From an optimization exercise on the open Yosys and OpenROAD flow, aimed at small area, a short achievable clock period and few clock cycles per item; shortcuts taken in it are not production practice. Where RTL was checked, it was by simulation tests only, not by an equivalence proof against the original. The series may have gaps, and a smaller design here may also do less where the tests do not look. No functional check of the RTL was part of run 2.

[design.v]
`timescale 1ns / 1ps
module attention_microkernel_engine #(
    parameter int unsigned XLEN      = 32,
    parameter int unsigned MAX_K     = 256,   
    parameter int unsigned WORD_ELEMS = 4     
) (
    input  logic                   clk_i,
    input  logic                   rst_ni,
    input  logic                   cfg_valid_i,
    input  logic [$clog2(MAX_K+1)-1:0] cfg_k_i,         
    input  logic signed [15:0]      cfg_scale_i,        
    input  logic [3:0]             cfg_shift_i,        
    input  logic signed [31:0]      cfg_clip_min_i,
    input  logic signed [31:0]      cfg_clip_max_i,
    input  logic                   cfg_enable_scale_i,
    input  logic                   cfg_enable_clip_i,
    input  logic                   load_q_valid_i,
    input  logic [$clog2((MAX_K+WORD_ELEMS-1)/WORD_ELEMS)-1:0] load_q_idx_i,
    input  logic [31:0]            load_q_word_i,
    input  logic                   load_k_valid_i,
    input  logic [$clog2((MAX_K+WORD_ELEMS-1)/WORD_ELEMS)-1:0] load_k_idx_i,
    input  logic [31:0]            load_k_word_i,
    input  logic                   start_i,
    output logic                   busy_o,
    output logic                   done_o,
    output logic                   result_valid_o,
    output logic signed [31:0]      result_o
);
  localparam int unsigned MAX_WORDS = (MAX_K + WORD_ELEMS - 1) / WORD_ELEMS;
  localparam int unsigned WORD_W    = $clog2(MAX_WORDS);
  logic [31:0] q_words [0:MAX_WORDS-1];
  logic [31:0] k_words [0:MAX_WORDS-1];
  logic [$clog2(MAX_K+1)-1:0] k_q;
  logic signed [15:0]         scale_q;
  logic [3:0]                 shift_q;
  logic signed [31:0]         clip_min_q, clip_max_q;
  logic                       en_scale_q, en_clip_q;
  typedef enum logic [1:0] {IDLE, RUN, FINALIZE} state_t;
  state_t state_q, state_d;
  logic [WORD_W-1:0] word_idx_q, word_idx_d;
  logic [WORD_W:0]   k_words_q;
  logic signed [31:0] acc_q, acc_d;
  logic signed [31:0] dot4;
  function automatic logic signed [7:0] s8(input logic [7:0] b);
    s8 = $signed(b);
  endfunction
  always @(*) begin
    logic [31:0] qw;
    logic [31:0] kw;
    qw = q_words[word_idx_q];
    kw = k_words[word_idx_q];
    dot4 =
      ($signed(s8(qw[7:0]))   * $signed(s8(kw[7:0])))   +
      ($signed(s8(qw[15:8]))  * $signed(s8(kw[15:8])))  +
      ($signed(s8(qw[23:16])) * $signed(s8(kw[23:16]))) +
      ($signed(s8(qw[31:24])) * $signed(s8(kw[31:24])));
  end
  always_comb begin
    if (k_q > MAX_K) k_words_q = (WORD_W+1)'(MAX_WORDS);
    else k_words_q = (WORD_W+1)'((k_q + (WORD_ELEMS-1)) / WORD_ELEMS);
  end
  always_comb begin
    state_d = state_q;
    word_idx_d = word_idx_q;
    acc_d = acc_q;
    busy_o = (state_q != IDLE);
    done_o = 1'b0;
    result_valid_o = 1'b0;
    result_o = '0;
    case (state_q)
      IDLE: begin
        acc_d = '0;
        word_idx_d = '0;
        if (start_i) begin
          state_d = RUN;
        end
      end
      RUN: begin
        if (k_words_q != '0) acc_d = acc_q + dot4;
        if (k_words_q == '0 || {1'b0, word_idx_q} == (k_words_q - 1'b1)) begin
          state_d = FINALIZE;
        end else begin
          word_idx_d = word_idx_q + 1;
        end
      end
      FINALIZE: begin
        logic signed [31:0] tmp;
        tmp = acc_q;
        if (en_scale_q) begin
          logic signed [47:0] prod;
          prod = $signed(tmp) * $signed(scale_q);  
          tmp = $signed(prod >>> (8 + shift_q));
        end
        if (en_clip_q) begin
          if (tmp > clip_max_q) tmp = clip_max_q;
          else if (tmp < clip_min_q) tmp = clip_min_q;
        end
        result_o = tmp;
        result_valid_o = 1'b1;
        done_o = 1'b1;
        state_d = IDLE;
      end
      default: begin
        state_d = IDLE;
      end
    endcase
  end
  integer i_init;
  always_ff @(posedge clk_i or negedge rst_ni) begin
    if (!rst_ni) begin
      state_q <= IDLE;
      word_idx_q <= '0;
      acc_q <= '0;
      k_q <= '0;
      scale_q <= '0;
      shift_q <= '0;
      clip_min_q <= '0;
      clip_max_q <= '0;
      en_scale_q <= 1'b0;
      en_clip_q <= 1'b0;
      for (i_init = 0; i_init < MAX_WORDS; i_init = i_init + 1) begin
        q_words[i_init] <= '0;
        k_words[i_init] <= '0;
      end
    end else begin
      state_q <= state_d;
      word_idx_q <= word_idx_d;
      acc_q <= acc_d;
      if (cfg_valid_i) begin
        k_q <= cfg_k_i;
        scale_q <= cfg_scale_i;
        shift_q <= cfg_shift_i;
        clip_min_q <= cfg_clip_min_i;
        clip_max_q <= cfg_clip_max_i;
        en_scale_q <= cfg_enable_scale_i;
        en_clip_q <= cfg_enable_clip_i;
      end
      if (load_q_valid_i) begin
        q_words[load_q_idx_i] <= load_q_word_i;
      end
      if (load_k_valid_i) begin
        k_words[load_k_idx_i] <= load_k_word_i;
      end
    end
  end
endmodule
[run.sh]
#!/bin/bash
# synth_recipe.tcl (not shown) runs the flow's synth.tcl, then flattens the netlist and writes it again
# the make line also repeats each setting of config.mk as NAME=value (left out here)
make -C /OpenROAD-flow-scripts/flow DESIGN_CONFIG=/design/flow/config.mk WORK_HOME=/design/flow/orfs CLKGATE_MAP_FILE= SYNTH_SCRIPT=/design/flow/synth_recipe.tcl finish
[config.mk]
export PLATFORM = sky130hd
export DESIGN_NAME = attention_microkernel_engine
export DESIGN_NICKNAME = attention_microkernel_engine
export VERILOG_FILES = /design/flow/design.v
export SDC_FILE = /design/flow/constraint.sdc
export NUM_CORES = 4
export LEC_CHECK = 0
export CAP_MARGIN = 20
export CORE_MARGIN = 2
export CORE_UTILIZATION = 40
export SLEW_MARGIN = 20
[constraint.sdc]
create_clock -name core_clock -period 17.0 [get_ports {clk_i}]
set_input_delay 3.4000 -clock core_clock [delete_from_list [all_inputs] [get_ports {clk_i}]]
set_output_delay 3.4000 -clock core_clock [all_outputs]
set_load 0.01 [all_outputs]
**Run 1: wiring heat map**

The die is cut into 37 by 37 equal tiles; dark blue is low, red is high, scaled to the fullest tile. Values are wire area over tile area, all layers added.
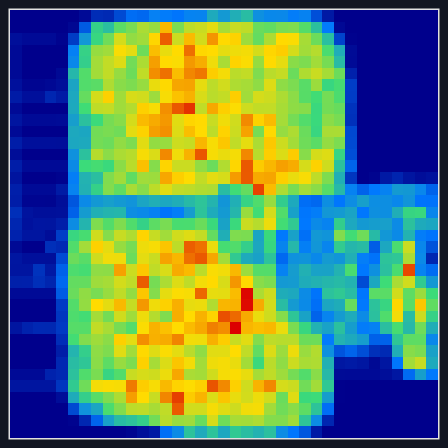
18% of the tiles are nearly empty. 49% of the tiles are over half the peak. The mean over all tiles is 0.29. The fullest tile reaches 0.69. The emptiest ninth of the die: upper right.

**Run 1: the clock tree on the layout**

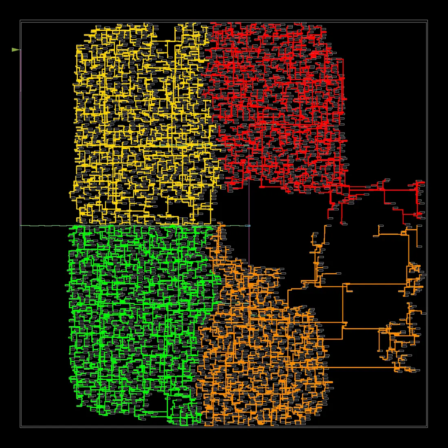
root buffer selected by CTS: clkbuf_16
TritonCTS buffer count: 438

**Run 1: PDN straps and rails**

The bar under the picture is 200 µm long. Pins as bars on the die edge. Tap cells in grey.
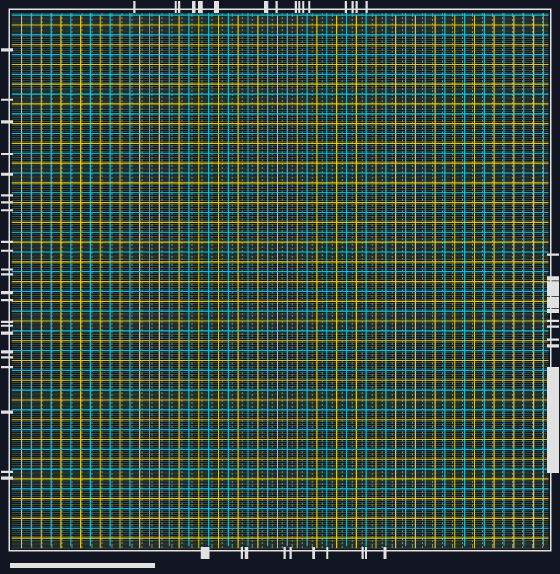
Key: cyan = VDD; yellow = VSS
272 met1 rails follow the rows. 54 straps on met5. 212 signal pins sit on the boundary. 7234 tap cells.

==> run summary, run 1 <==
----------------------------------------------------
[Synthesis]
  Unique cell type count in the Yosys netlist ... 89
  Leading register cell type out of synthesis ... dfrtp_1
  Number of enable flip-flop cells after synthesis ... 0
  Simple logic cell fraction of the synthesized area ... 4.78%
  Cell with the most instances after synthesis ... dfrtp_1
  Combinational family with the most area after synthesis ... multiplexers
  Cells after Synth ... between 15000 and 20000
  Ranking of synthesized cells by instance count ... 4231 x dfrtp_1, 4135 x mux2_2, 1189 x inv_1
  Mux contribution to synthesized area ... a little over a fifth
  Number of synthesized register bits ... 4231
  Cell area after synthesis ... 0.219 mm²

[Layout]
  Total area of multi-input combinational cells ... ~0.10 mm²
  Total number of multi-input combinational cells ... around 10000
  Count of clock buffers in the final design ... 665
  NonClk Buf Share ... roughly 2.6%
  Number of flip-flops and latches ... 4231
  Layout-stage area growth over the synthesis result ... 11.9%
  Multi-input combinational area share ... 42.7%
  Leading cell types in the layout, fill and taps excluded ... 4225 x dfrtp_1, 4135 x mux2_2, 1189 x inv_1, 944 x fa_1, 687 x a221oi_1

[Place]
  Worst setup timing slack at the placement stage ... 1.52 ns
  Port-buffer cells ... 211
  Detailed-placement wirelength estimate ... about 520000 µm
  Final Wtd Congestion ... 0.886
  Placed Instance Area ... approximately 0.23 mm²

[Worst setup path]
  Required time at the endpoint of the critical path ... 13.60 ns
  Path type of the worst setup path ... flop to output port
  Largest fanout on the critical path ... 28
  Largest delay share family, worst path ... compound AO/OA/AOI/OAI gates
  Flop-to-flop setup slack ... 3.84 ns
  Slowest-stage cell, CP ... dfrtp_1
  Type of element capturing the critical path ... output port
  Reg2reg end ... acc_q[30]$_DFFE_PN0P_
  Longest individual stage delay on the worst path ... about 0.69 ns

[STA]
  Worst Skew ... 0.0523 ns
  Hold slack final ... 0.504 ns
  Maximum frequency from static timing analysis ... 0.0611 GHz
  Count of final hold-check violations ... 0
  Final setup violation count ... 0
  Final max-slew violation count ... 0

[Floorplanning]
  N_taps ... 7234
  Initial cell density of the core ... 40.2%

[Hold path]
  Hold depth ... 1

[Run status]
  Run status ... complete, no violations

[Clock network]
  Total number of H-tree levels ... 5
  Post-CTS setup-driven buffer insertion count ... 0
  TritonCTS clock tree ... done
  Hold-fix buffers at CTS ... 0
  Clock sinks ... 4231
  Worst-path clk slew ... ~0.060 ns

[Global routing]
  GR Layer Usage met2 ... between 40% and 50%
  GR met1 Demand/Resource ... 43.7%
  Largest net degree at the start of global routing ... between 150 and 200

[Detailed routing]
  Total length of routed wires ... 918000 µm
  Highest Signal Layer ... met5

----------------------------------------------------
Testbench counts for the RTL of run 1, summed over its fixed seeds: cycles 39,432, items 512.
**Run 1: signal wires by layer**

Two of the layers only.
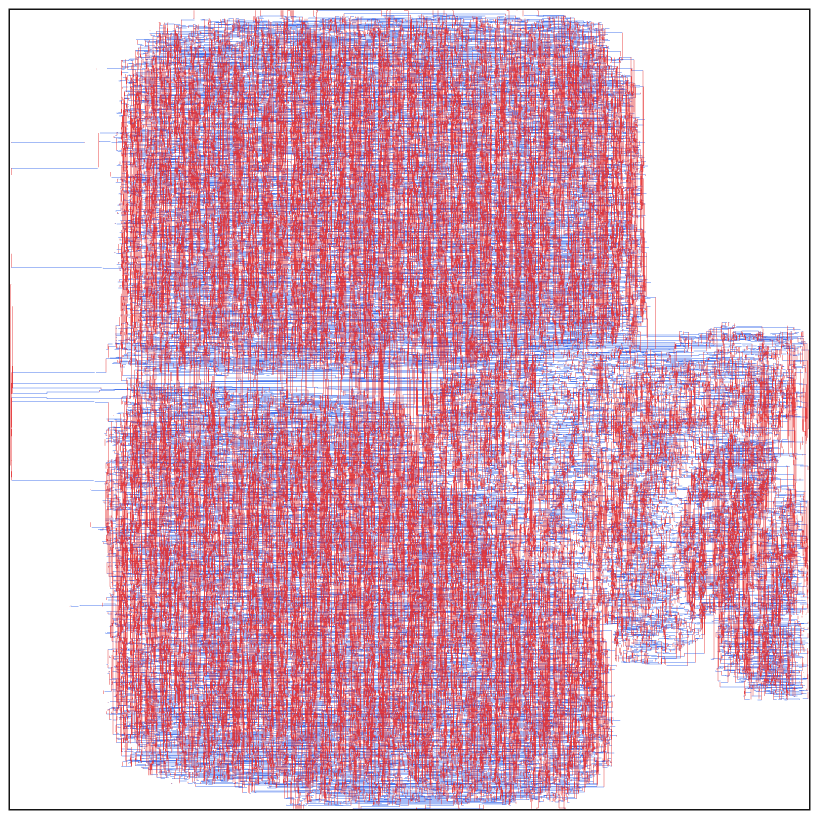

==> run 2: a larger rewrite; changed files in full <==
==> design.v <==
`timescale 1ns / 1ps
module attention_microkernel_engine #(
    parameter int unsigned XLEN      = 32,
    parameter int unsigned MAX_K     = 256,   
    parameter int unsigned WORD_ELEMS = 4     
) (
    input  logic                   clk_i,
    input  logic                   rst_ni,
    input  logic                   cfg_valid_i,
    input  logic [$clog2(MAX_K+1)-1:0] cfg_k_i,
    input  logic signed [15:0]      cfg_scale_i,
    input  logic [3:0]             cfg_shift_i,
    input  logic signed [31:0]      cfg_clip_min_i,
    input  logic signed [31:0]      cfg_clip_max_i,
    input  logic                   cfg_enable_scale_i,
    input  logic                   cfg_enable_clip_i,
    input  logic                   load_q_valid_i,
    input  logic [$clog2((MAX_K+WORD_ELEMS-1)/WORD_ELEMS)-1:0] load_q_idx_i,
    input  logic [31:0]            load_q_word_i,
    input  logic                   load_k_valid_i,
    input  logic [$clog2((MAX_K+WORD_ELEMS-1)/WORD_ELEMS)-1:0] load_k_idx_i,
    input  logic [31:0]            load_k_word_i,
    input  logic                   start_i,
    output logic                   busy_o,
    output logic                   done_o,
    output logic                   result_valid_o,
    output logic signed [31:0]      result_o
);
  localparam int unsigned MAX_WORDS = (MAX_K + WORD_ELEMS - 1) / WORD_ELEMS;
  localparam int unsigned WORD_W    = $clog2(MAX_WORDS);
  localparam int unsigned CNT_W     = WORD_W + 1;
  localparam int unsigned K_W       = $clog2(MAX_K+1);
  localparam int unsigned ACC_W     = 24;
  logic                in_qv, in_kv, in_start;
  logic [WORD_W-1:0]   in_qi, in_ki;
  logic [31:0]         in_qw, in_kw;
  always_ff @(posedge clk_i or negedge rst_ni) begin
    if (!rst_ni) begin
      in_qv    <= 1'b0;
      in_kv    <= 1'b0;
      in_start <= 1'b0;
    end else begin
      in_qv    <= load_q_valid_i;
      in_kv    <= load_k_valid_i;
      in_start <= start_i;
    end
  end
  always_ff @(posedge clk_i) begin
    in_qi <= load_q_idx_i;
    in_qw <= load_q_word_i;
    in_ki <= load_k_idx_i;
    in_kw <= load_k_word_i;
  end
  logic [CNT_W-1:0]    nw_q;        
  logic signed [15:0]  scale_q;
  logic [3:0]          shift_q;
  logic signed [31:0]  clip_min_q, clip_max_q;
  logic                en_scale_q, en_clip_q;
  logic [CNT_W-1:0]    cfg_nw;
  always_comb begin
    if (cfg_k_i > K_W'(MAX_K)) cfg_nw = CNT_W'(MAX_WORDS);
    else cfg_nw = CNT_W'((cfg_k_i + K_W'(WORD_ELEMS-1)) / WORD_ELEMS);
  end
  always_ff @(posedge clk_i or negedge rst_ni) begin
    if (!rst_ni) begin
      nw_q       <= '0;
      en_scale_q <= 1'b0;
      en_clip_q  <= 1'b0;
    end else if (cfg_valid_i) begin
      nw_q       <= cfg_nw;
      en_scale_q <= cfg_enable_scale_i;
      en_clip_q  <= cfg_enable_clip_i;
    end
  end
  always_ff @(posedge clk_i) begin
    if (cfg_valid_i) begin
      scale_q    <= cfg_scale_i;
      shift_q    <= cfg_shift_i;
      clip_min_q <= cfg_clip_min_i;
      clip_max_q <= cfg_clip_max_i;
    end
  end
  logic [MAX_WORDS-1:0][31:0] q_mem, k_mem;
  logic [MAX_WORDS-1:0]       q_vld, k_vld;
  always_ff @(posedge clk_i) begin
    if (in_qv) q_mem[in_qi] <= in_qw;
    if (in_kv) k_mem[in_ki] <= in_kw;
  end
  always_ff @(posedge clk_i or negedge rst_ni) begin
    if (!rst_ni) begin
      q_vld <= '0;
      k_vld <= '0;
    end else begin
      if (in_qv) q_vld[in_qi] <= 1'b1;
      if (in_kv) k_vld[in_ki] <= 1'b1;
    end
  end
  logic [CNT_W-1:0]  cov_q, cov_eff, cov_d;
  logic              restart, ext;
  logic [WORD_W-1:0] rd_idx;
  logic [31:0]       q_rd, k_rd, q_0, k_0, q_op, k_op;
  logic              pend_q, pend_now, tok;
  assign q_rd = q_mem[cov_q[WORD_W-1:0]] & {32{q_vld[cov_q[WORD_W-1:0]]}};
  assign k_rd = k_mem[cov_q[WORD_W-1:0]] & {32{k_vld[cov_q[WORD_W-1:0]]}};
  assign q_0  = q_mem[0] & {32{q_vld[0]}};
  assign k_0  = k_mem[0] & {32{k_vld[0]}};
  always_comb begin
    restart = (in_qv && {1'b0, in_qi} < cov_q) ||
              (in_kv && {1'b0, in_ki} < cov_q) ||
              (cov_q > nw_q);
    cov_eff = restart ? '0 : cov_q;
    ext     = cov_eff < nw_q;
    rd_idx  = cov_eff[WORD_W-1:0];
    if (in_qv && in_qi == rd_idx) q_op = in_qw;
    else q_op = restart ? q_0 : q_rd;
    if (in_kv && in_ki == rd_idx) k_op = in_kw;
    else k_op = restart ? k_0 : k_rd;
    cov_d    = cov_eff + CNT_W'(ext);
    pend_now = pend_q | in_start;
    tok      = pend_now && (cov_d == nw_q);
  end
  logic        op_v, op_clr, op_tok;
  logic [31:0] op_q, op_k;
  always_ff @(posedge clk_i or negedge rst_ni) begin
    if (!rst_ni) begin
      cov_q  <= '0;
      pend_q <= 1'b0;
      op_v   <= 1'b0;
      op_clr <= 1'b0;
      op_tok <= 1'b0;
    end else begin
      cov_q  <= cov_d;
      pend_q <= pend_now & ~tok;
      op_v   <= ext;
      op_clr <= restart;
      op_tok <= tok;
    end
  end
  always_ff @(posedge clk_i) begin
    op_q <= q_op;
    op_k <= k_op;
  end
  logic signed [17:0] dot4, dot_q;
  logic               dot_v, dot_clr, dot_tok;
  always_comb begin
    logic signed [7:0]  qa, kb;
    logic signed [15:0] pr;
    dot4 = '0;
    for (int b = 0; b < 4; b++) begin
      qa   = op_q[8*b +: 8];
      kb   = op_k[8*b +: 8];
      pr   = qa * kb;
      dot4 = dot4 + 18'(pr);
    end
  end
  always_ff @(posedge clk_i or negedge rst_ni) begin
    if (!rst_ni) begin
      dot_v   <= 1'b0;
      dot_clr <= 1'b0;
      dot_tok <= 1'b0;
    end else begin
      dot_v   <= op_v;
      dot_clr <= op_clr;
      dot_tok <= op_tok;
    end
  end
  always_ff @(posedge clk_i) begin
    dot_q <= dot4;
  end
  logic signed [ACC_W-1:0] acc_q;
  logic                    acc_tok;
  always_ff @(posedge clk_i or negedge rst_ni) begin
    if (!rst_ni) begin
      acc_q   <= '0;
      acc_tok <= 1'b0;
    end else begin
      acc_q   <= (dot_clr ? '0 : acc_q) + (dot_v ? ACC_W'(dot_q) : '0);
      acc_tok <= dot_tok;
    end
  end
  logic signed [ACC_W+15:0] prod_q;
  logic                     prod_tok;
  always_ff @(posedge clk_i) begin
    prod_q <= acc_q * scale_q;
  end
  always_ff @(posedge clk_i or negedge rst_ni) begin
    if (!rst_ni) prod_tok <= 1'b0;
    else prod_tok <= acc_tok;
  end
  logic signed [31:0] res_q;
  logic               done_q, busy_q;
  always_ff @(posedge clk_i) begin
    logic signed [ACC_W+15:0] sh;
    logic signed [31:0] tmp;
    if (en_scale_q) begin
      sh  = prod_q >>> (8 + shift_q);
      tmp = 32'(sh);
    end else begin
      tmp = {{(32-ACC_W){acc_q[ACC_W-1]}}, acc_q};
    end
    if (en_clip_q) begin
      if (tmp > clip_max_q) tmp = clip_max_q;
      else if (tmp < clip_min_q) tmp = clip_min_q;
    end
    res_q <= tmp;
  end
  always_ff @(posedge clk_i or negedge rst_ni) begin
    if (!rst_ni) begin
      done_q <= 1'b0;
      busy_q <= 1'b0;
    end else begin
      done_q <= prod_tok;
      busy_q <= start_i | (busy_q & ~done_q);
    end
  end
  assign busy_o         = busy_q;
  assign done_o         = done_q;
  assign result_valid_o = done_q;
  assign result_o       = res_q;
endmodule
**Run 2: signal wires by layer**

Two of the layers only.
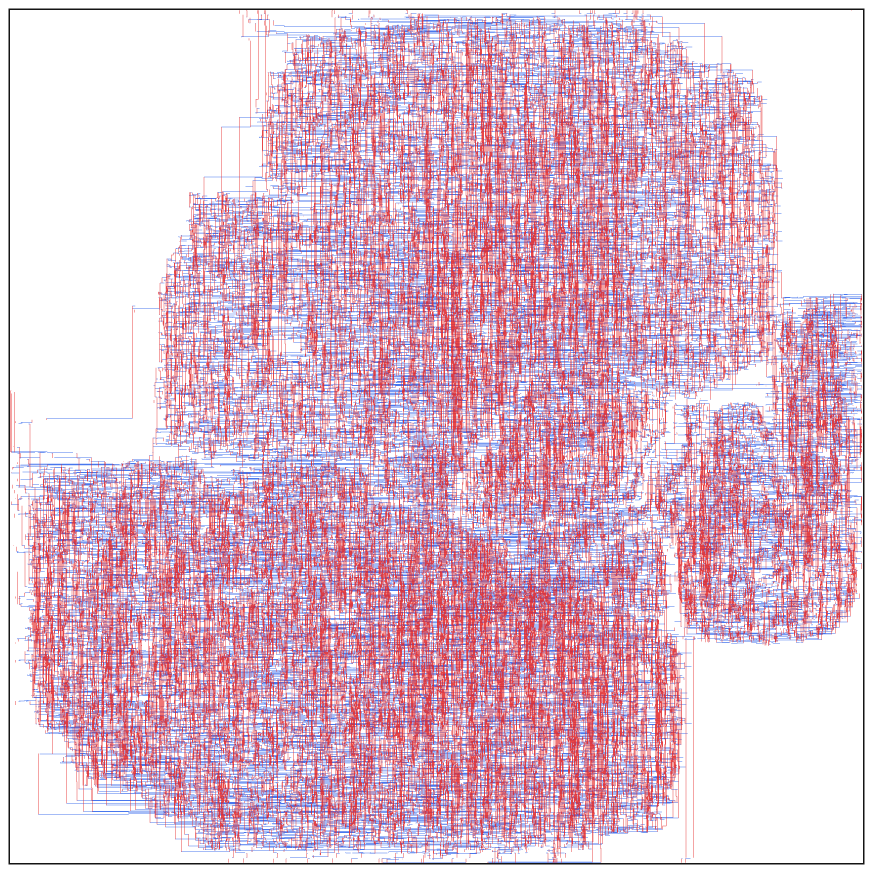
Key: blue = M1 [wire length 331 mm]; red = M2 [wire length 348 mm]

**Run 2: the clock tree on the layout**

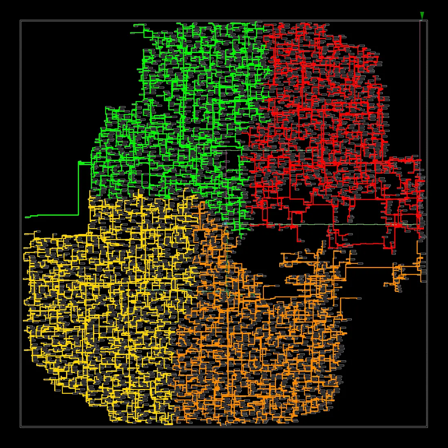
clock sinks: 4584
TritonCTS buffer count: 532
number of flip-flops and latches: 4584

**Run 2: wiring heat map**

The die is cut into 40 by 40 equal tiles; dark blue is low, red is high, scaled to the fullest tile. Values are wire area over tile area, all layers added.
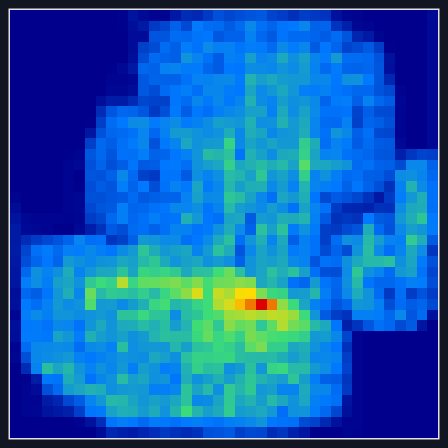
The fullest tile reaches 0.92. 23% of the tiles are nearly empty. The mean over all tiles is 0.21. The emptiest ninth of the die: upper left.

**Run 2: PDN straps and rails**

The bar under the picture is 200 µm long. Pins as bars on the die edge. Tap cells in grey.
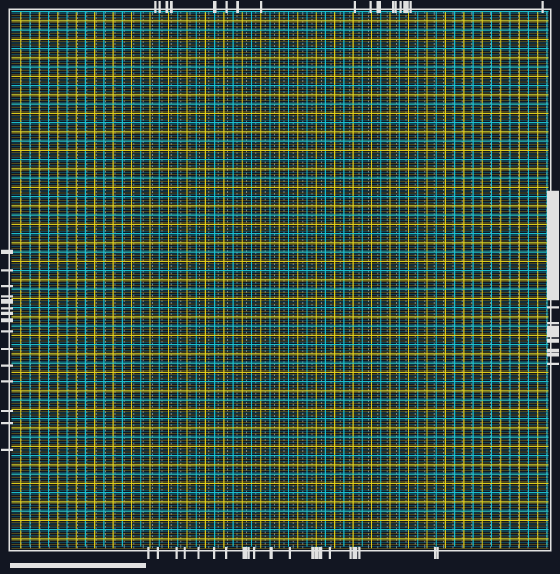
Key: cyan = VDD; yellow = VSS
58 straps on met4. 58 straps on met5. 291 met1 rails follow the rows. 8322 tap cells. 212 signal pins sit on the boundary.

==> run summary, run 2 <==
----------------------------------------------------
[Global routing]
  GR Layer Usage met2 ... 36.4%
  GR met1 Demand/Resource ... between 30% and 40%
  Largest net degree at the start of global routing ... 182

[Place]
  Port-buffer cells ... ~210
  Placed Instance Area ... 0.261 mm²
  Worst setup timing slack at the placement stage ... slightly below 10 ns
  Final Wtd Congestion ... 0.860
  Detailed-placement wirelength estimate ... 456000 µm

[STA]
  Count of final hold-check violations ... 0
  Worst Skew ... 0.0824 ns
  Hold slack final ... roughly 0.35 ns
  Final max-slew violation count ... 0
  Final setup violation count ... 0
  Maximum frequency from static timing analysis ... 0.139 GHz

[Layout]
  NonClk Buf Share ... 1.99%
  Layout-stage area growth over the synthesis result ... 11.1%
  Repair and plain buffers ... 629
  Number of nets at the end of the flow ... 17105
  Total area of multi-input combinational cells ... about 0.11 mm²
  Count of clock buffers in the final design ... 722
  Final cell count without fillers ... between 20000 and 25000
  Leading cell types in the layout, fill and taps excluded ... 4180 x edfxtp_1, 2850 x mux2_2, 1408 x mux4_2, 1019 x nand2_1, 949 x inv_1
  Multi-input combinational area share ... 38.4%
  Final instance area ... between 0.2 and 0.3 mm²
  Final design utilization ... 44.5%
  Total number of multi-input combinational cells ... 9219

[Synthesis]
  Number of enable flip-flop cells after synthesis ... 4180
  Simple logic cell fraction of the synthesized area ... 3.46%
  Mux contribution to synthesized area ... 26.0%
  Cells after Synth ... 16220
  Ranking of synthesized cells by instance count ... 4180 x edfxtp_1, 2850 x mux2_2, 1408 x mux4_2
  Cell with the most instances after synthesis ... edfxtp_1
  Number of synthesized register bits ... 4584
  Unique cell type count in the Yosys netlist ... 72
  Leading register cell type out of synthesis ... edfxtp_1
  Combinational family with the most area after synthesis ... multiplexers
  Cell area after synthesis ... ~0.25 mm²

[Clock network]
  Worst-path clk slew ... 0.06 ns
  TritonCTS clock tree ... done
  Root buffer selected by CTS ... clkbuf_16
  Post-CTS setup-driven buffer insertion count ... 0
  Total number of H-tree levels ... 6

[Run status]
  Run status ... complete, no violations

[Detailed routing]
  Highest Signal Layer ... met5
  Total length of routed wires ... 781000 µm

[Worst setup path]
  Largest delay share family, worst path ... adder cells
  Flop-to-flop setup slack ... 9.81 ns
  Critical path depth ... 24
  Type of element capturing the critical path ... flop
  Longest individual stage delay on the worst path ... ~0.65 ns
  Required time at the endpoint of the critical path ... 18.00 ns
  Critical Path Most Common Cell ... fa_1
  Largest fanout on the critical path ... 14
  Slowest-stage cell, CP ... edfxtp_1
  Reg2reg end ... prod_q[32]$_DFF_P_

[Floorplanning]
  N_taps ... 8322

[Hold path]
  Hold depth ... 0

----------------------------------------------------
**Run 2: where the registers sit**

The bar under the picture is 200 µm long. Other sequential cells in the stronger grey, the rest of the logic in the fainter grey.
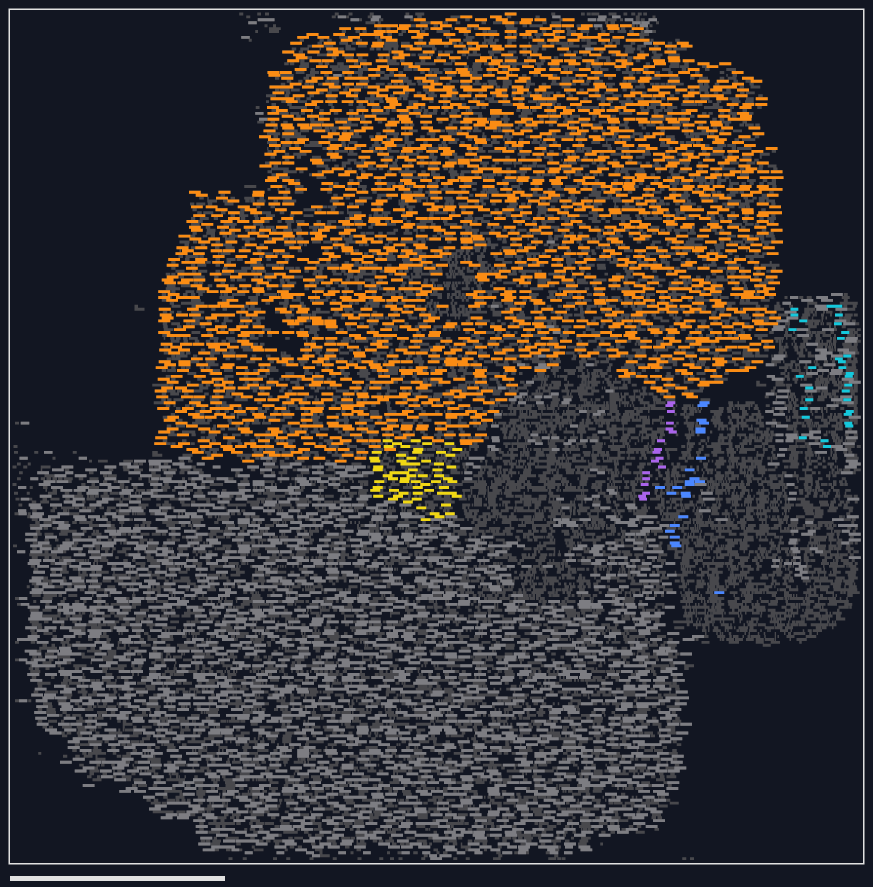

==> run 3: too many edits to list; what changed since run 2 <==
design.v: 220 -> 1281 lines; modules unchanged: 0
  attention_microkernel_engine: edited, 219 -> 1253 lines
  attn_ks_add: new, 27 lines
==> module attn_ks_add as of run 3 <==
module attn_ks_add #(
    parameter int unsigned W = 24
) (
    input  logic [W-1:0] a,
    input  logic [W-1:0] b,
    output logic [W-1:0] y
);
  localparam int unsigned L = $clog2(W);
  logic [L:0][W-1:0] g, p;
  always_comb begin
    g[0] = a & b;
    p[0] = a ^ b;
    for (int l = 0; l < L; l++) begin
      for (int i = 0; i < W; i++) begin
        if (i >= (1 << l)) begin
          g[l+1][i] = g[l][i] | (p[l][i] & g[l][i - (1 << l)]);
          p[l+1][i] = p[l][i] & p[l][i - (1 << l)];
        end else begin
          g[l+1][i] = g[l][i];
          p[l+1][i] = p[l][i];
        end
      end
    end
    y[0] = p[0][0];
    for (int i = 1; i < W; i++) y[i] = p[0][i] ^ g[L][i-1];
  end
endmodule
**Run 3: where the registers sit**

The bar under the picture is 200 µm long. Other sequential cells in the stronger grey, the rest of the logic in the fainter grey.
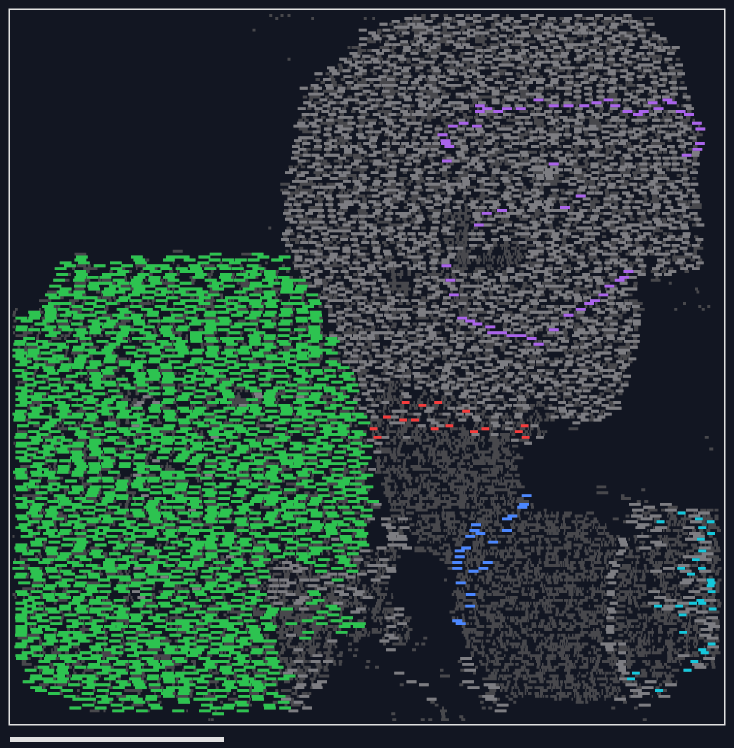
Key: blue = acc_q [placed flops 24]; red = op_one [placed flops 16, where centre]; green = q_mem [placed flops 2048]; cyan = res_q [placed flops 32, where lower right]; purple = k_vld [placed flops 64, where upper right]
Another 2327 sequential cells are not coloured.

**Run 3: the clock tree on the layout**

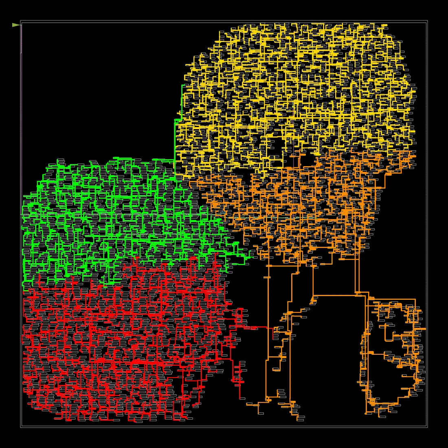
clock sinks: 4511
TritonCTS buffer count: 451

**Run 3: signal wires by layer**

Two of the layers only.
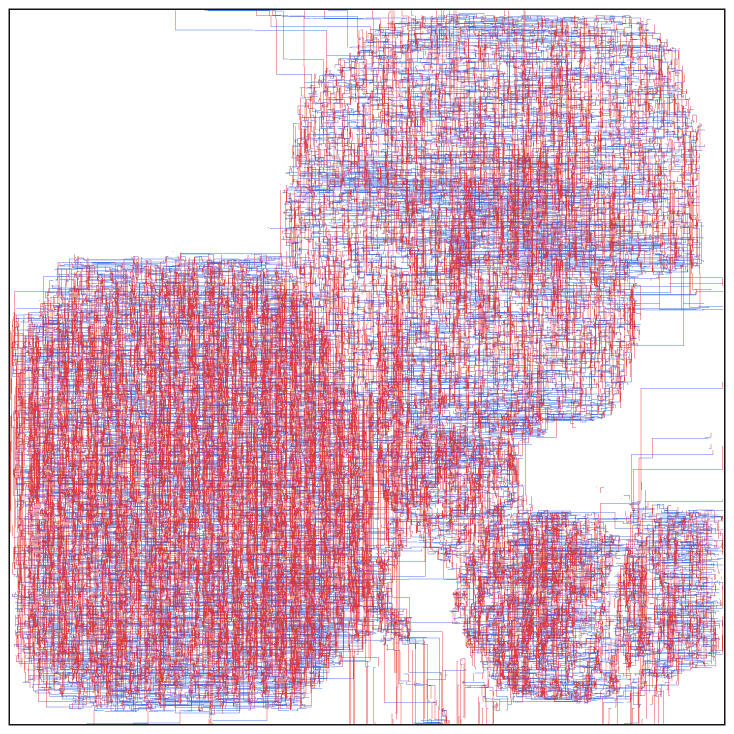
Key: blue = M1 [wire length 230 mm]; red = M2 [wire length 265 mm]

**Run 3: wiring heat map**

The die is cut into 33 by 33 equal tiles; dark blue is low, red is high, scaled to the fullest tile. Values are wire area over tile area, all layers added.
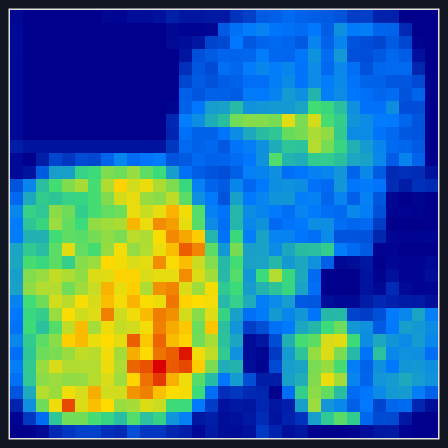
The fullest tile reaches 0.76. The emptiest ninth of the die: upper left. The densest ninth of the die: lower left. The mean over all tiles is 0.23. 25% of the tiles are over half the peak. 19% of the tiles are nearly empty.

==> run summary, run 3 <==
----------------------------------------------------
[Clock network]
  TritonCTS clock tree ... done
  Root buffer selected by CTS ... clkbuf_16
  Post-CTS setup-driven buffer insertion count ... 0
  Worst-path clk slew ... ~0.06 ns
  Hold-fix buffers at CTS ... 0
  Total number of H-tree levels ... 5

[Layout]
  Number of nets at the end of the flow ... 13228
  Biggest registers after layout ... k_ring: 2048 flops, q_mem: 2048 flops
  Leading cell types in the layout, fill and taps excluded ... 2192 x dfxtp_1, 2132 x edfxtp_1, 2064 x mux2_2, 1001 x a22oi_1, 526 x inv_1
  Final design utilization ... 45.7%
  Total number of multi-input combinational cells ... between 6000 and 7000
  Leading cell kind ... sequential cells
  Final instance area ... between 0.2 and 0.25 mm²
  Number of flip-flops and latches ... 4511
  Layout-stage area growth over the synthesis result ... 13.7%
  Count of clock buffers in the final design ... 650
  NonClk Buf Share ... 2.23%
  Final cell count without fillers ... 18876
  Total area of multi-input combinational cells ... between 0.05 and 0.06 mm²
  Proportion of layout cells with a drive suffix above 1 ... 27.1%
  Multi-input combinational area share ... 29.2%
  Repair and plain buffers ... 536

[STA]
  Final setup violation count ... 0
  Count of final hold-check violations ... 0
  Final max-slew violation count ... 0
  Hold slack final ... between 0.3 and 0.4 ns
  Worst Skew ... 0.135 ns

[Worst setup path]
  Required time at the endpoint of the critical path ... about 18 ns
  Path type of the worst setup path ... flop to flop
  Critical path depth ... 24
  Largest fanout on the critical path ... 8
  Type of element capturing the critical path ... flop
  Reg2reg end ... acc_q[22]$_DFF_PN0_
  Slowest-stage cell, CP ... dfxtp_1
  Critical Path Most Common Cell ... fa_1
  Flop-to-flop setup slack ... slightly above 9 ns
  Largest delay share family, worst path ... adder cells

[Run status]
  Run status ... complete, no violations

[Synthesis]
  Cell area after synthesis ... 0.176 mm²
  Number of synthesized register bits ... 4511
  Leading register cell type out of synthesis ... dfxtp_1
  Combinational family with the most area after synthesis ... multiplexers
  Simple logic cell fraction of the synthesized area ... 4.54%
  Number of enable flip-flop cells after synthesis ... 2132
  Unique cell type count in the Yosys netlist ... 81
  Cells after Synth ... 12607
  Ranking of synthesized cells by instance count ... 2192 x dfxtp_1, 2132 x edfxtp_1, 2064 x mux2_2
  Mux contribution to synthesized area ... between 10% and 20%

[Place]
  Worst setup timing slack at the placement stage ... 8.22 ns
  Port-buffer cells ... 211
  Final Wtd Congestion ... 0.875
  Detailed-placement wirelength estimate ... about 340000 µm
  Placed Instance Area ... 0.185 mm²

[Floorplanning]
  Initial cell density of the core ... between 40% and 50%
  N_taps ... 5880
  Die Footprint ... 0.446 mm²

[Detailed routing]
  Total length of routed wires ... 602000 µm
  Highest Signal Layer ... met5

[Global routing]
  GR Layer Usage met2 ... 40.7%
  GR met1 Demand/Resource ... between 30% and 40%
  Antenna violations before repair ... 60
  Largest net degree at the start of global routing ... 74

[Hold path]
  Hold depth ... 0

----------------------------------------------------
Testbench counts for the RTL of run 3, summed over its fixed seeds: cycles 21,256, items 512.
**Run 3: PDN straps and rails**

The bar under the picture is 200 µm long. Pins as bars on the die edge. Tap cells in grey.
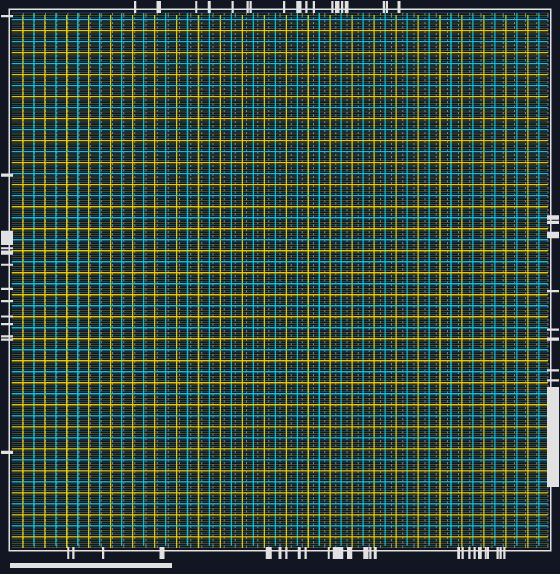

## Run 4: large edit since run 3, in outline
design.v: 1281 -> 1360 lines; modules unchanged: 1
  attention_microkernel_engine: edited, 1253 -> 1332 lines
--- a/config.mk
+++ b/config.mk
@@ -6,4 +6,5 @@
 export NUM_CORES = 4
 export LEC_CHECK = 0
+export ABC_AREA = 1
 export CAP_MARGIN = 20
 export CORE_MARGIN = 2
**Run 4: PDN straps and rails**

The bar under the picture is 200 µm long. Pins as bars on the die edge. Tap cells in grey.
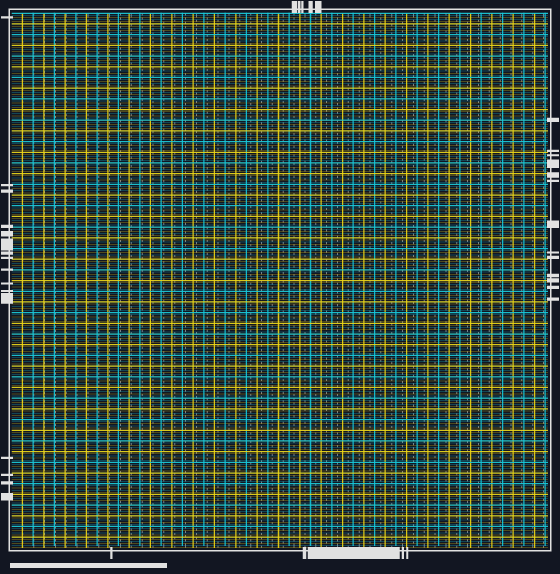
Key: cyan = VDD; yellow = VSS
251 met1 rails follow the rows. 212 signal pins sit on the boundary. 6174 tap cells. 50 straps on met5. 50 straps on met4.

**Run 4: wiring heat map**

The die is cut into 34 by 34 equal tiles; dark blue is low, red is high, scaled to the fullest tile. Values are wire area over tile area, all layers added.
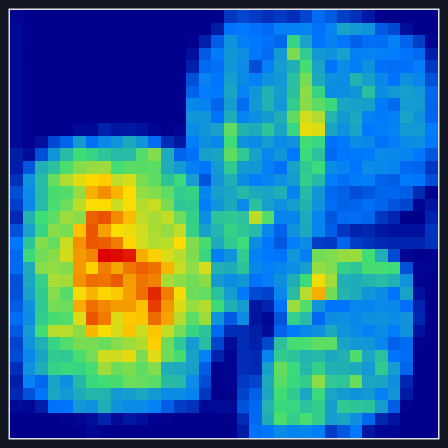
The densest ninth of the die: middle left. 21% of the tiles are over half the peak. 20% of the tiles are nearly empty. The mean over all tiles is 0.23. The emptiest ninth of the die: upper left. The fullest tile reaches 0.75.

==> run summary, run 4 <==
----------------------------------------------------
[Worst setup path]
  Largest fanout on the critical path ... 17
  Largest delay share family, worst path ... adder cells
  Longest individual stage delay on the worst path ... ~0.77 ns
  Flop-to-flop setup slack ... 11.17 ns
  Slowest-stage cell, CP ... clkinv_1
  Required time at the endpoint of the critical path ... 17.89 ns
  Type of element capturing the critical path ... flop
  Reg2reg end ... pc_q[19]$_DFF_P_
  Critical path depth ... 22

[Synthesis]
  Cells after Synth ... 17831
  Leading register cell type out of synthesis ... dfxtp_1
  Unique cell type count in the Yosys netlist ... 67
  Combinational family with the most area after synthesis ... simple AND/OR/NAND/NOR gates
  Cell area after synthesis ... 0.187 mm²
  Mux contribution to synthesized area ... less than 1%
  Ranking of synthesized cells by instance count ... 4175 x nand2_1, 2462 x o21ai_0, 2428 x dfxtp_1
  Cell with the most instances after synthesis ... nand2_1
  Number of synthesized register bits ... 4782
  Simple logic cell fraction of the synthesized area ... 12.6%
  Number of enable flip-flop cells after synthesis ... around 2100

[Layout]
  Multi-input combinational area share ... 28.1%
  Area of all sequential standard cells ... around 0.12 mm²
  Leading cell kind ... sequential cells
  Final design utilization ... 45.5%
  Layout-stage area growth over the synthesis result ... 13.2%
  Final instance area ... between 0.2 and 0.25 mm²
  Number of nets at the end of the flow ... ~19000
  Number of flip-flops and latches ... 4782
  Leading cell types in the layout, fill and taps excluded ... 4136 x nand2_1, 2462 x o21ai_0, 2396 x dfxtp_1, 2140 x edfxtp_1, 1319 x inv_1
  Repair and plain buffers ... 535
  Final cell count without fillers ... between 20000 and 25000
  Biggest registers after layout ... k_ring: 2048 flops, q_mem: 2048 flops
  Total number of multi-input combinational cells ... approximately 11000
  Count of clock buffers in the final design ... 647
  NonClk Buf Share ... 2.17%

[Floorplanning]
  Initial cell density of the core ... 40.2%
  Die Footprint ... roughly 0.47 mm²
  N_taps ... between 6000 and 7000

[STA]
  Final setup violation count ... 0
  Maximum frequency from static timing analysis ... 0.172 GHz
  Hold slack final ... 0.320 ns
  Final max-slew violation count ... 0
  Count of final hold-check violations ... 0

[Global routing]
  Largest net degree at the start of global routing ... 90
  Antenna violations before repair ... 36
  GR met1 Demand/Resource ... 34.9%
  GR Layer Usage met2 ... 41.1%

[Clock network]
  Hold-fix buffers at CTS ... 0
  Post-CTS setup-driven buffer insertion count ... 0
  Clock sinks ... 4782
  Root buffer selected by CTS ... clkbuf_16
  TritonCTS buffer count ... 475
  Worst-path clk slew ... 0.06 ns

[Place]
  Port-buffer cells ... 211
  Worst setup timing slack at the placement stage ... 11.26 ns
  Final Wtd Congestion ... 0.939
  Placed Instance Area ... 0.195 mm²

[Detailed routing]
  Total length of routed wires ... 637000 µm
  Highest Signal Layer ... met5

[Hold path]
  Hold depth ... 0

[Run status]
  Run status ... complete, no violations

----------------------------------------------------
Testbench counts for the RTL of run 4, summed over its fixed seeds: cycles 21,768, items 512.
**Run 4: signal wires by layer**

Two of the layers only.
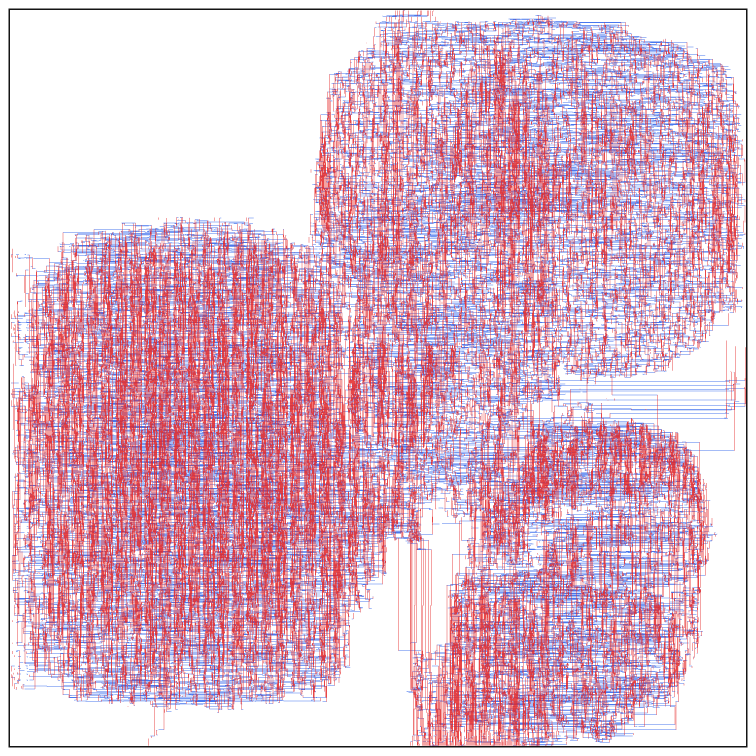
Key: red = M2 [wire length 284 mm]; blue = M1 [wire length 257 mm]

**Run 4: where the registers sit**

The bar under the picture is 200 µm long. Other sequential cells in the stronger grey, the rest of the logic in the fainter grey.
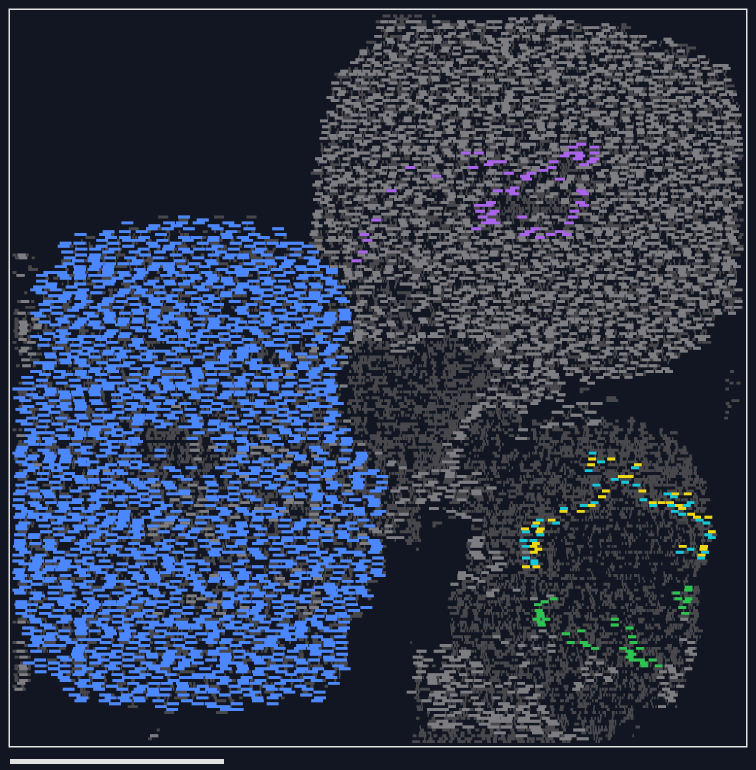
Key: cyan = ps_q [placed flops 39]; purple = k_vld [placed flops 64]; blue = q_mem [placed flops 2048]; green = thr_lo_q [placed flops 40, where lower right]; yellow = pc_q [placed flops 38]
Another 2553 sequential cells are not coloured.

**Run 4: the clock tree on the layout**

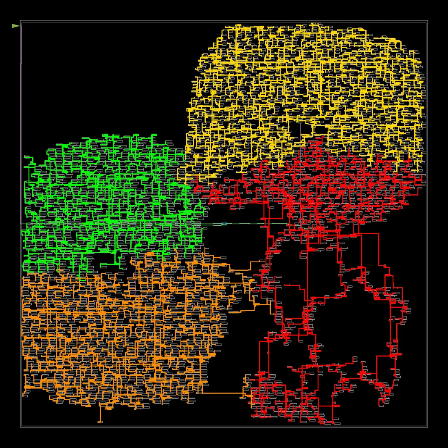

--- run 5 (diff from run 4) ---
==> flow/run.sh (new file) <==
#!/bin/bash
# The standard layout (standard.sh), with two changes to how it is made:
# - ports are buffered with buf_4 cells instead of the cell buffer_ports picks;
# - repair_timing aims for 12 ns of setup slack (a 5 ns period) instead of 0,
#   so it sizes the paths that would set the achieved period.
# The clock period and all constraints are the design's.
set -euo pipefail
bash standard.sh \
  BUFFER_PORTS_ARGS="-buffer_cell sky130_fd_sc_hd__buf_4" \
  SETUP_SLACK_MARGIN=12 \
  finish > make_finish.log 2>&1
==> standard.sh (new file) <==
#!/bin/bash
# synth_recipe.tcl (not shown) runs the flow's synth.tcl, then flattens the netlist and writes it again
# the make line also repeats each setting of config.mk as NAME=value (left out here)
make -C /OpenROAD-flow-scripts/flow DESIGN_CONFIG=/design/flow/config.mk WORK_HOME=/design/flow/orfs CLKGATE_MAP_FILE= SYNTH_SCRIPT=/design/flow/synth_recipe.tcl "${@:-finish}"
removed: run.sh
**Run 5: the clock tree on the layout**

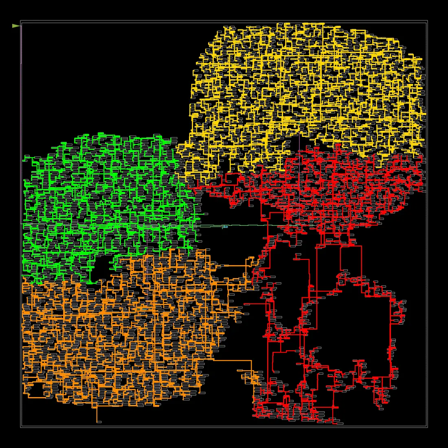
total number of H-tree levels: 5
TritonCTS buffer count: 470
clock sinks: 4782
number of flip-flops and latches: 4782

**Run 5: where the registers sit**

The bar under the picture is 200 µm long. Other sequential cells in the stronger grey, the rest of the logic in the fainter grey.
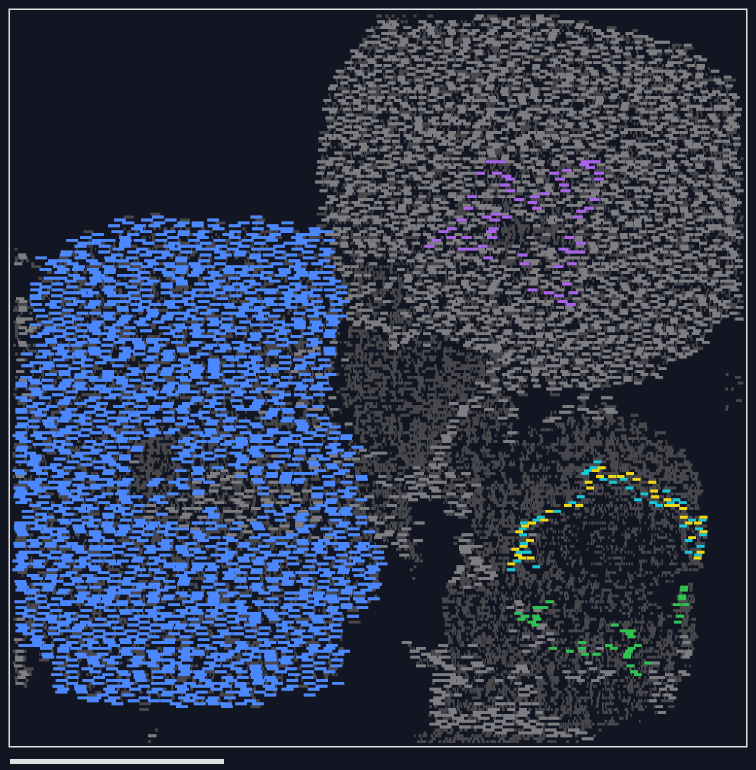
Key: yellow = pc_q [placed flops 38]; green = thr_lo_q [placed flops 40, where lower right]; blue = q_mem [placed flops 2048]; purple = k_vld [placed flops 64]; cyan = ps_q [placed flops 39]
Another 2553 sequential cells are not coloured.

**Run 5: signal wires by layer**

Two of the layers only.
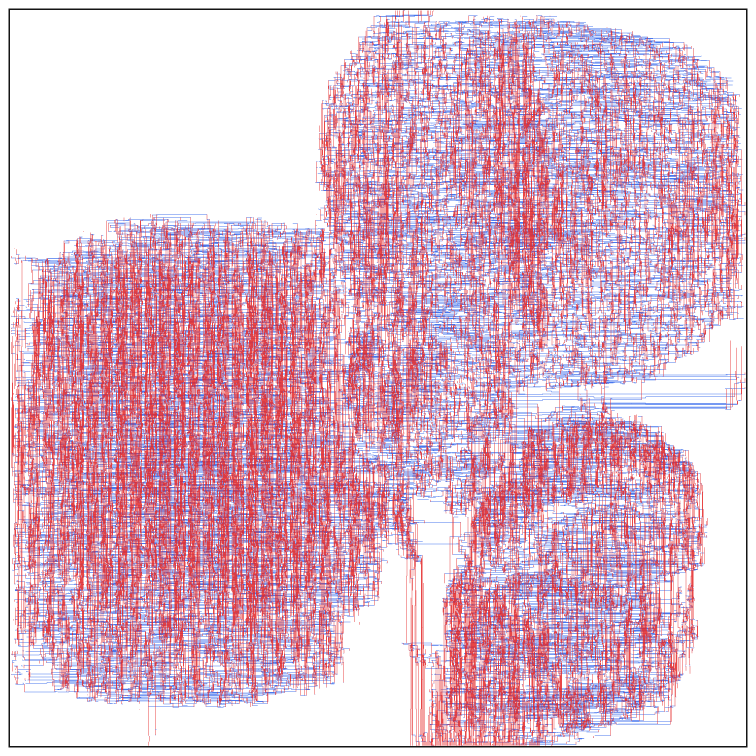
Key: red = M2 [wire length 282 mm]; blue = M1 [wire length 257 mm]

**Run 5: wiring heat map**

The die is cut into 34 by 34 equal tiles; dark blue is low, red is high, scaled to the fullest tile. Values are wire area over tile area, all layers added.
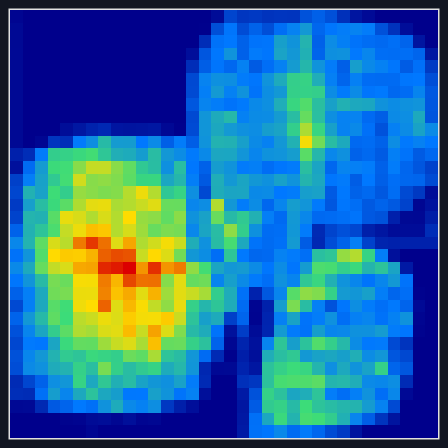
21% of the tiles are nearly empty. 16% of the tiles are over half the peak. The mean over all tiles is 0.23.

==> run summary, run 5 <==
----------------------------------------------------
[Layout]
  Proportion of layout cells with a drive suffix above 1 ... approximately a tenth
  Repair and plain buffers ... 563
  Layout-stage area growth over the synthesis result ... 13.1%
  Total area of multi-input combinational cells ... 0.0599 mm²
  Number of nets at the end of the flow ... 18573
  Biggest registers after layout ... k_ring: 2048 flops, q_mem: 2048 flops
  Area of all sequential standard cells ... about 0.12 mm²
  NonClk Buf Share ... 2.09%
  Final cell count without fillers ... 24401
  Leading cell kind ... sequential cells
  Multi-input combinational area share ... 28.4%
  Leading cell types in the layout, fill and taps excluded ... 4116 x nand2_1, 2453 x o21ai_0, 2395 x dfxtp_1, 2140 x edfxtp_1, 1309 x inv_1

[Place]
  Placed Instance Area ... 0.195 mm²
  Final Wtd Congestion ... 0.969
  Worst setup timing slack at the placement stage ... 11.22 ns
  Port-buffer cells ... 211
  Detailed-placement wirelength estimate ... 405000 µm

[Detailed routing]
  Vias ... 133778
  Highest Signal Layer ... met5
  First-iteration detailed-routing DRC count ... 17181
  Total length of routed wires ... 640000 µm

[Clock network]
  TritonCTS clock tree ... done
  Worst-path clk slew ... 0.06 ns
  Post-CTS setup-driven buffer insertion count ... 6
  Root buffer selected by CTS ... clkbuf_16

[Global routing]
  GR met1 Demand/Resource ... 35.0%
  GR Layer Usage met2 ... 40.9%

[Synthesis]
  Combinational family with the most area after synthesis ... simple AND/OR/NAND/NOR gates
  Number of enable flip-flop cells after synthesis ... between 2000 and 2500
  Ranking of synthesized cells by instance count ... 4175 x nand2_1, 2462 x o21ai_0, 2428 x dfxtp_1
  Leading register cell type out of synthesis ... dfxtp_1
  Unique cell type count in the Yosys netlist ... 67
  Mux contribution to synthesized area ... 0.317%
  Number of synthesized register bits ... 4782
  Cell with the most instances after synthesis ... nand2_1
  Cell area after synthesis ... 0.187 mm²

[STA]
  Count of final hold-check violations ... 0
  Final max-slew violation count ... 0
  Worst Skew ... 0.108 ns
  Hold slack final ... 0.339 ns
  Post-layout minimum cycle time ... about 5 ns
  Maximum frequency from static timing analysis ... 0.198 GHz
  Final setup violation count ... 0

[Worst setup path]
  Path type of the worst setup path ... flop to flop
  Critical Path Most Common Cell ... inv_1
  Largest delay share family, worst path ... simple AND/OR/NAND/NOR gates
  Worst setup endpoint ... op_q[30]$_DFF_P_
  Reg2reg end ... op_q[30]$_DFF_P_
  Slowest-stage cell, CP ... nand3_1
  Required time at the endpoint of the critical path ... between 15 and 20 ns
  Largest fanout on the critical path ... 24
  Type of element capturing the critical path ... flop

[Floorplanning]
  Initial cell density of the core ... between 40% and 50%
  Die Footprint ... 0.472 mm²
  N_taps ... 6174

[Hold path]
  Hold depth ... 2

[Run status]
  Run status ... complete, no violations

----------------------------------------------------

-- static timing again, ports no longer ideal --
In the flow no input, the clock included, has a driving cell. The finished layouts below were timed again as built, in two steps. Step 1: set_driving_cell puts a clkbuf_16 on clk_i and a buf_2 on each other input, an assumption about the parent block. Step 2 times the ports against the registers' clock, not the clock port: input delays grow and output delays shrink by t, the midpoint of the rising clock arrivals with the driver on. a / b / c = no drivers / after step 1 / after step 2; a / b = the first two.
| run | t, ns | slack for setup (ns) | hold WS [ns] | worst register clock-pin slew, ns | worst slew at a driven data input, ns |
|---|---|---|---|---|---|
| run 1 | 1.155 | 0.620 / 0.491 / 1.647 | 0.504 / 0.504 / 0.504 | 0.07 / 0.07 | 0.42 |
| run 2 | 1.218 | 9.807 / 9.807 / 9.807 | 0.353 / 0.353 / 0.353 | 0.08 / 0.08 | 0.37 |
| run 3 | 1.115 | 9.208 / 9.208 / 8.202 | 0.353 / 0.353 / 0.353 | 0.07 / 0.07 | 0.31 |
| run 4 | 1.129 | 11.170 / 11.170 / 11.170 | 0.320 / 0.320 / 0.320 | 0.07 / 0.07 | 0.18 |
| run 5 | 1.138 | 11.960 / 11.877 / 11.854 | 0.339 / 0.339 / 0.339 | 0.07 / 0.07 | 0.17 |
After both steps every run listed still meets setup and hold. The setup slack of run 3, which loses most, moves by 0.000 ns with the drivers and by -1.006 ns with both steps.
